What follows belongs to an exercise in optimizing a design on an open flow for small area and a short achievable clock period; a production flow would make more cautious choices.
Only simulation tests tie the RTL to the original design; equivalence was not proved.

### design/flow/design.v
module Spartan6(A,B,D,C,clk,CARRYIN,opmode,BCIN,RSTA,RSTB,RSTM,RSTP,RSTC,RSTD,RSTopmode,RSTCARRYIN,
CEA,CEB,CEM,CEP,CEC,CED,CECARRYIN,CEopmode,PCIN,BCOUT,P,PCOUT,M,CARRYOUT,CARRYOUTF);
parameter A0REG=0;           
parameter A1REG=1;           
parameter B0REG=0;           
parameter B1REG=1;           
parameter CREG=1;            
parameter DREG=1;            
parameter MREG=1;            
parameter PREG=1;            
parameter CARRYINREG=1;      
parameter CARRYOUTREG=1;     
parameter OPMODEREG=1;       
parameter CARRYINSEL="OPMODE5";      
parameter B_INPUT="DIRECT";          
parameter RSTTYPE="SYNC";            
input  [17:0] A,B,D;      
input  [47:0] C;          
input  [17:0] BCIN;       
input   clk;
input   CARRYIN;
input  [7:0] opmode;
input   RSTA,RSTB,RSTM,RSTP,RSTC,RSTD,RSTopmode,RSTCARRYIN;    
input   CEA,CEB,CEM,CEP,CEC,CED,CECARRYIN,CEopmode;            
input  [47:0] PCIN;
output [17:0] BCOUT;
output [47:0] P;
output [47:0] PCOUT;
output [35:0] M;         
output  CARRYOUT;
output  CARRYOUTF;
wire [17:0] D_pipe, B0_pipe, B1_pipe, A0_pipe, A1_pipe, opmode_pipe;   
wire [47:0] C_pipe;             
wire [17:0] B1_INPUT;            
reg  [47:0] X_out, Z_out;         
reg  [47:0] C_reg, P_reg ;              
reg  [17:0] D_reg, B0_reg, B1_reg, A0_reg, A1_reg; 
reg  [7:0]  opmode_reg;         
reg  [35:0] M_reg;              
reg   CYI_reg,CYO_reg;           
reg  [17:0] preAdder_result;      
reg  [35:0] mult_out;             
reg  [47:0] concatenated;         
wire [47:0] postAdder_result;     
wire  carryout;                   
wire  CIN;                        
wire [17:0] B_in;
assign B_in = (B_INPUT=="CASCADE") ? BCIN : B;
wire carryin_input;
assign  carryin_input = (CARRYINSEL=="CARRYIN") ? CARRYIN : opmode_pipe[5];
generate
    if(RSTTYPE=="ASYNC")begin
            always @(posedge clk or posedge RSTD) begin
                if(RSTD)
                    D_reg <= 18'b0; 
                else if(CED)
                    D_reg <= D; 
            end
            always @(posedge clk or posedge RSTB) begin
                if(RSTB) 
                B0_reg <= 18'b0;
                else if (CEB) 
                B0_reg <= B_in;
            end
            always @(posedge clk or posedge RSTB) begin
                if(RSTB) 
                B1_reg <= 18'b0;
                else if (CEB) 
                B1_reg <= B1_INPUT;   
            end
            always @(posedge clk or posedge RSTC) begin
                if(RSTC)
                    C_reg <= 48'b0; 
                else if (CEC) 
                    C_reg <= C;
            end
            always @(posedge clk or posedge RSTA) begin
                if(RSTA)
                    A0_reg <= 18'b0;                 
                else if(CEA)
                    A0_reg<= A; 
            end
            always @(posedge clk or posedge RSTA) begin
                if(RSTA)
                    A1_reg <= 18'b0; 
                else if(CEA)
                    A1_reg <= A0_pipe;
            end
            always @(posedge clk or posedge RSTopmode) begin
                if(RSTopmode)
                    opmode_reg <= 8'b0; 
                else if (CEopmode) 
                    opmode_reg <= opmode;
            end
            always @(posedge clk or posedge RSTM) begin
            if(RSTM)
                M_reg <= 36'b0; 
            else if (CEM) 
                M_reg <= mult_out;
            end
            always @(posedge clk or posedge RSTCARRYIN) begin
                if(RSTCARRYIN) 
                CYI_reg <= 1'b0;
                else if (CECARRYIN) 
                CYI_reg <= carryin_input;
            end
            always @(posedge clk or posedge RSTP) begin
                if(RSTP)
                    P_reg <= 48'b0; 
                else if(CEP)
                    P_reg <= postAdder_result; 
            end
            always @(posedge clk or posedge RSTCARRYIN) begin
                if(RSTCARRYIN) 
                CYO_reg <= 1'b0;
                else if (CECARRYIN) 
                CYO_reg <= carryout;
            end
    end
    else begin   
     always @(posedge clk) begin
            if(RSTD)
                D_reg <= 18'b0; 
            else if(CED)
                D_reg <= D; 
            if(RSTB) 
                B0_reg<=18'b0;
            else if (CEB) 
                B0_reg<=B_in;
            if(RSTB) 
                B1_reg<=18'b0;
            else if (CEB) 
                B1_reg<=B1_INPUT;
            if(RSTC)
                C_reg <= 48'b0; 
            else if (CEC) 
                C_reg <= C;
            if(RSTA)
                A0_reg <= 18'b0; 
            else if(CEA)
                A0_reg<= A;
            if(RSTA)
                A1_reg <= 18'b0; 
            else if(CEA)
                A1_reg <= A0_pipe;
            if(RSTopmode)
                opmode_reg <= 8'b0; 
            else if (CEopmode) 
                opmode_reg <= opmode;
            if(RSTM)
                M_reg <= 36'b0; 
            else if (CEM) 
                M_reg <= mult_out;
            if(RSTCARRYIN) 
                CYI_reg <= 1'b0;
            else if (CECARRYIN) 
                CYI_reg <= carryin_input;
            if(RSTP)
                P_reg <= 48'b0; 
            else if(CEP)
                P_reg <= postAdder_result;
            if(RSTCARRYIN) 
                CYO_reg <= 1'b0;
            else if (CECARRYIN) 
                CYO_reg <= carryout;
     end
    end
    endgenerate
    always @(*) begin
        preAdder_result = (opmode_pipe[6])? D_pipe - B0_pipe : D_pipe + B0_pipe;
        mult_out        = B1_pipe * A1_pipe;
        concatenated    = {D_pipe[11:0],A1_pipe,B1_pipe};
        case (opmode_pipe[1:0])
        2'b00: X_out = 48'b0;
        2'b01: X_out = {12'b0,M};
        2'b10: X_out = PCOUT;
        2'b11: X_out = concatenated;
            default: X_out = 48'b0;
        endcase
        case (opmode_pipe[3:2])
        2'b00: Z_out = 48'b0;
        2'b01: Z_out = PCIN;
        2'b10: Z_out = PCOUT;
        2'b11: Z_out = C_pipe;
            default: Z_out = 48'b0;
        endcase
    end
            assign B1_INPUT    = (opmode_pipe[4]) ? preAdder_result : B0_pipe;
            assign D_pipe      = (DREG)  ? D_reg  : D;
            assign B0_pipe     = (B0REG) ? B0_reg : B_in;
            assign B1_pipe     = (B1REG) ? B1_reg : B1_INPUT;
            assign BCOUT       = B1_pipe;
            assign C_pipe      = (CREG)  ? C_reg  : C;
            assign A0_pipe     = (A0REG) ? A0_reg : A;
            assign A1_pipe     = (A1REG) ? A1_reg : A0_pipe;
            assign opmode_pipe = (OPMODEREG) ? opmode_reg : opmode;
            assign M           = (MREG)  ? M_reg  : mult_out;
            assign CIN         = (CARRYINREG) ? CYI_reg : carryin_input;
            assign {carryout,postAdder_result} = (opmode_pipe[7])  ?
                                                 Z_out-(X_out+CIN) :
                                                 Z_out+X_out+CIN   ;
            assign P           = (PREG)  ? P_reg  : postAdder_result;
            assign CARRYOUT    = (CARRYINREG) ? CYO_reg : carryout;
            assign CARRYOUTF   = CARRYOUT;
            assign PCOUT       = P;
endmodule
### design/flow/constraint.sdc
create_clock -name core_clock -period 7.5 [get_ports {clk}]
set_input_delay 1.5000 -clock core_clock [delete_from_list [all_inputs] [get_ports {clk}]]
set_output_delay 1.5000 -clock core_clock [all_outputs]
set_load 0.01 [all_outputs]
### design/flow/config.mk
export PLATFORM = sky130hd
export DESIGN_NAME = Spartan6
export DESIGN_NICKNAME = Spartan6
export VERILOG_FILES = /design/flow/design.v
export SDC_FILE = /design/flow/constraint.sdc
export NUM_CORES = 4
export LEC_CHECK = 0
export CAP_MARGIN = 20
export CORE_MARGIN = 2
export CORE_UTILIZATION = 40
export SLEW_MARGIN = 20
### design/flow/run.sh
#!/bin/bash
# synth_recipe.tcl (not shown) runs the flow's synth.tcl, then flattens the netlist and writes it again
# the make line also repeats each setting of config.mk as NAME=value (left out here)
make -C /OpenROAD-flow-scripts/flow DESIGN_CONFIG=/design/flow/config.mk WORK_HOME=/design/flow/orfs CLKGATE_MAP_FILE= SYNTH_SCRIPT=/design/flow/synth_recipe.tcl finish
==> impl_metrics.toml <==
[outcome]
status = "timing/DRC/antenna clean"

[route]
dr.first_iter.drc_count = 1543
vias = 23500
wire_per_inst_um = 20.6
routed_via_density = 5.39
ant_nets = 0

[critical_path]
critPathMaxStageDelay_ns = 0.82
cp.required_ns = 7.93
arrival_ns = 7.59
crit_fanout = 10

[synthesis]
syn_inst = 3290
ys_seq_area_share_pct = 14.4
synth_most_common_cell = "inv_1"
synth_area_leaders = "fa_1, dfxtp_1, ha_1, inv_1, mux2i_1"
syn_area_per_cell_um2 = 8.29
synth_area_um2 = 27300
async_reset_ff_share_pct = 0
synthFlopType = "dfxtp_1"
yosys.area.top_type = "fa_1"

[global_routing]
antenna_found_initial = 2
grt_max_degree = 54
grt_first_pass_wirelength_mm = 138
grt_remaining_overflow = 0
grt_usage_pct = 25.5

[floorplan]
num_io_pins = 346
die_area_um2 = 70300
die_x_um = 265
initial_core_util_pct = 40.5
coreArea_um2 = 67400

[sta]
hold_viol_final = 0
slew_headroom_pct = 26.2
finalMaxSlewViolations = 0
setup_tns_ns = 0
rsz0062_at_grt = "no"
fin_crit_sh_pct = 95.5
max_freq_ghz = 0.140

[pwr]
fin_total_pwr_uw = 4710
power.density_nw_per_um2 = 149
p_sw_uw = 2040
ir_drop_mv = 0.172
power_frac_comb_pct = 51.5

[clock_network]
cts_resized = 0
clk_latency_ns = 0.53
h-tree-depth = 4
clock_path_buffers = 2

[place]
portBuffers = 326

[final_layout]
fin_nets = 4188
diodes = 0
[final timing paths]
kind                            depth (start not counted)   endpoint  slack (ns)       from
worst max-delay path                                   23  M_reg[34]        0.34  B1_reg[8]
worst min-delay path                                    2  C_reg[13]        0.49  C_reg[13]
worst max register to register                         23  M_reg[34]        0.34  B1_reg[8]
worst min register to register                          2  C_reg[13]        0.49  C_reg[13]
[logic make-up after synthesis]
family,after synthesis,synth area share (%)
DFF,196,14.4
AOI/OAI and AO/OA,617,15.4
xor gates and xnor gates,144,4.62
adders and majority gates,528,31.4
and+or+nand+nor,885,15.1
buffers and inverters,688,10.2
muxes,232,8.90
[layout by cell type (no fill, tap or decap), drive strengths merged, types with 23 or more instances in the layout]
| cell | n |
|---|---|
| inv | 456 |
| clkdlybuf4s50 | 320 |
| nor2 | 282 |
| nand2 | 273 |
| ha | 267 |
| fa | 261 |
| dfxtp | 196 |
| a21oi | 172 |
| mux2i | 147 |
| and2 | 137 |
| xnor2 | 101 |
| o21ai | 95 |
| mux2 | 85 |
| buf | 78 |
| a22o | 68 |
| a21o | 57 |
| a211oi | 46 |
| xor2 | 43 |
| nor2b | 39 |
| nor3 | 32 |
| a31oi | 28 |
| o21bai | 26 |
| nand2b | 26 |
| nand3 | 25 |
| nand4 | 23 |
[stage by stage]
stage	worst slack, ns	instances
after floorplan	0.993	3290
after global placement	0.465	4320
after detailed placement	0.460	4320
after CTS	0.428	4351
after global routing	0.0964	4351
final	0.338	4351
[routing by layer]
metal	vias up	track usage, %	share of wire, %
met5	-	0	0
met4	0	6.98	2.1
met3	74	4.54	6.4
met2	734	40.0	44
met1	11500	36.0	47
li1	11200	-	-
[power groups by stage]
| stage | logic [µW] | registers (µW) | clock network, µW |
|---|---|---|---|
| floorplan | 1670 | 1240 | 0 |
| global placement | 2390 | 1320 | 0 |
| detailed placement | 2400 | 1320 | 0 |
| CTS | 2420 | 1300 | 1000 |
| global route | 2670 | 1310 | 1040 |
| finish | 2430 | 1310 | 977 |
[final cells by class]
class,count,area [µm²]
inverters,447,1680
multi-input cells,2406,20600
flip-flops and latches,196,3930
fillers,6636,35700
clock buffers,17,425
repair buffers,398,3800
clock inverters,14,151
well taps,873,1090
[tightest hold or removal path, delay by kind of cell (launching register included)]
family           cells  cell delay [ns]
DFF                  1             0.32
muxes                1             0.06
and+or+nand+nor      1             0.07
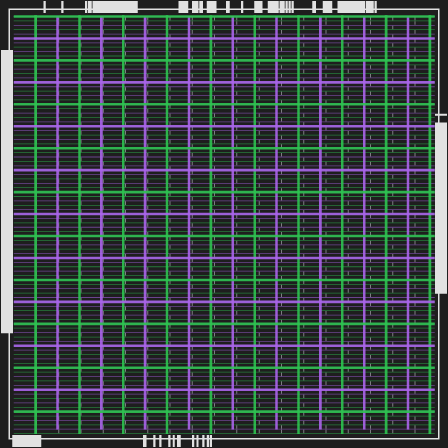
floorplan.png
Pins as bars on the die edge. Tap cells in grey.
[purple] VDD
[green] VSS
met5 straps: 19
signal pins: 346
met4 straps: 19

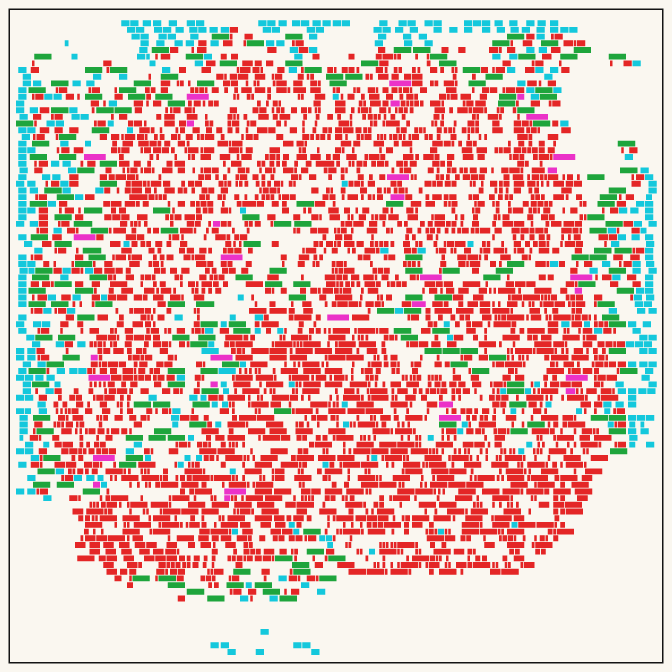
class_map.png
[magenta] clock drivers and dummy loads | cells: 31 | share of their area: 1.9%
[cyan] remaining buffers and delay cells | cells: 398 | share of their area: 12%
[green] registers | cells: 196 | share of their area: 13%
[red] remaining logic cells | cells: 2853 | share of their area: 73%

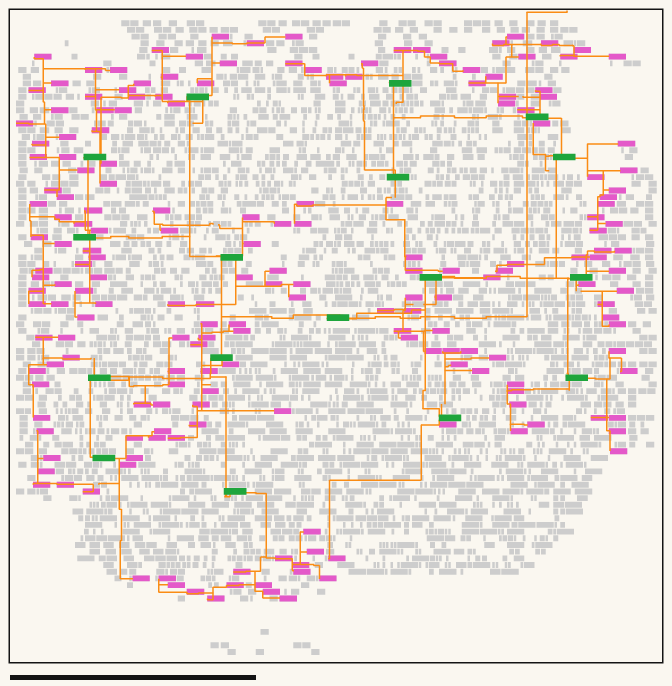
clock_wires.png
Bar = 100 µm.
[orange] clock wires | length: 3490 µm
[magenta] flip-flops | count: 196
[green] clock-net drivers | count: 17
flops lie: widely spread
routed clock nets: 18

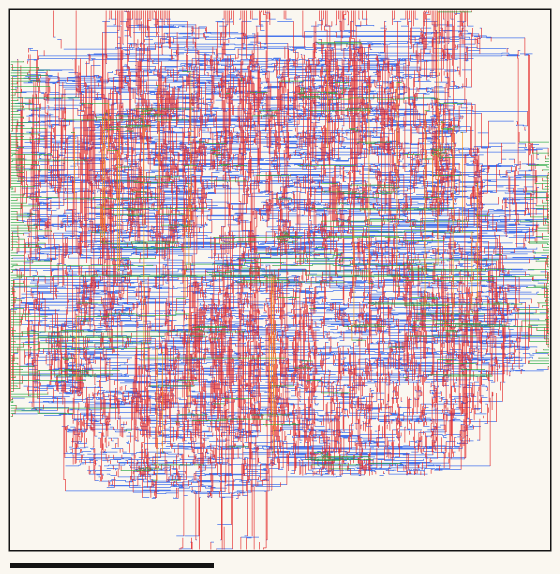
layers.png
Bar = 100 µm.
[red] M2 | wire length: 39.6 mm
[orange] M4 | wire length: 1910 µm
[blue] M1 | wire length: 42.5 mm
[green] M3 | wire length: 5730 µm

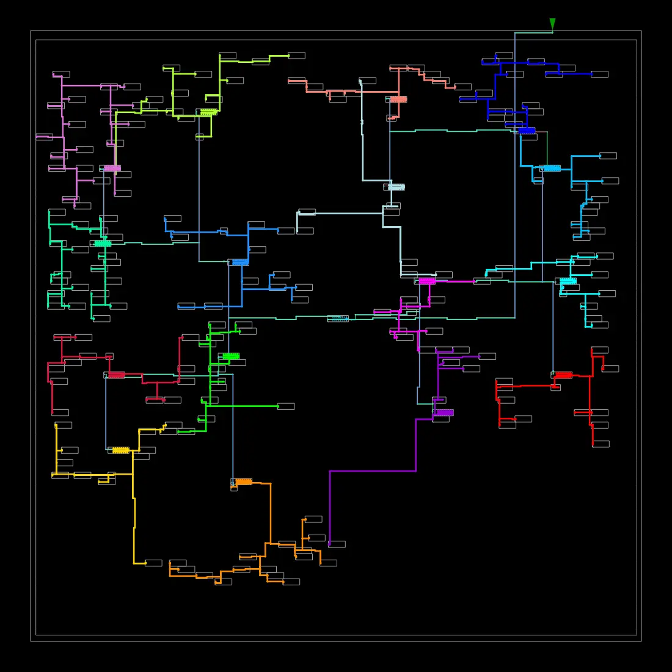
cts.png
CTS root buf: clkbuf_16
Clock Sinks: 196

[afterwards: timing with drivers on the ports]
How much do the figures lean on ideal ports? The routed layout below was timed once more, with nothing changed but the port constraints. Step 1: set_driving_cell puts a clkbuf_16 on clk and a buf_2 on each other input, an assumption about the parent block. Step 2, shift: input delay + t, output delay - t, t = (earliest + latest rising clock arrival at the registers) / 2. This alone moves slack from input paths to output paths. a / b / c = no drivers / after step 1 / after step 2; a / b = the first two.
t, ns: 0.583
setup WS [ns]: 0.338 / 0.338 / 0.338
worst setup path at the end: register to register
worst register clock-pin slew, ns: 0.09 / 0.09
After both steps this run still meets setup and hold. For this run, drivers alone change the setup slack by 0.000 ns; drivers and shift together by 0.000 ns.
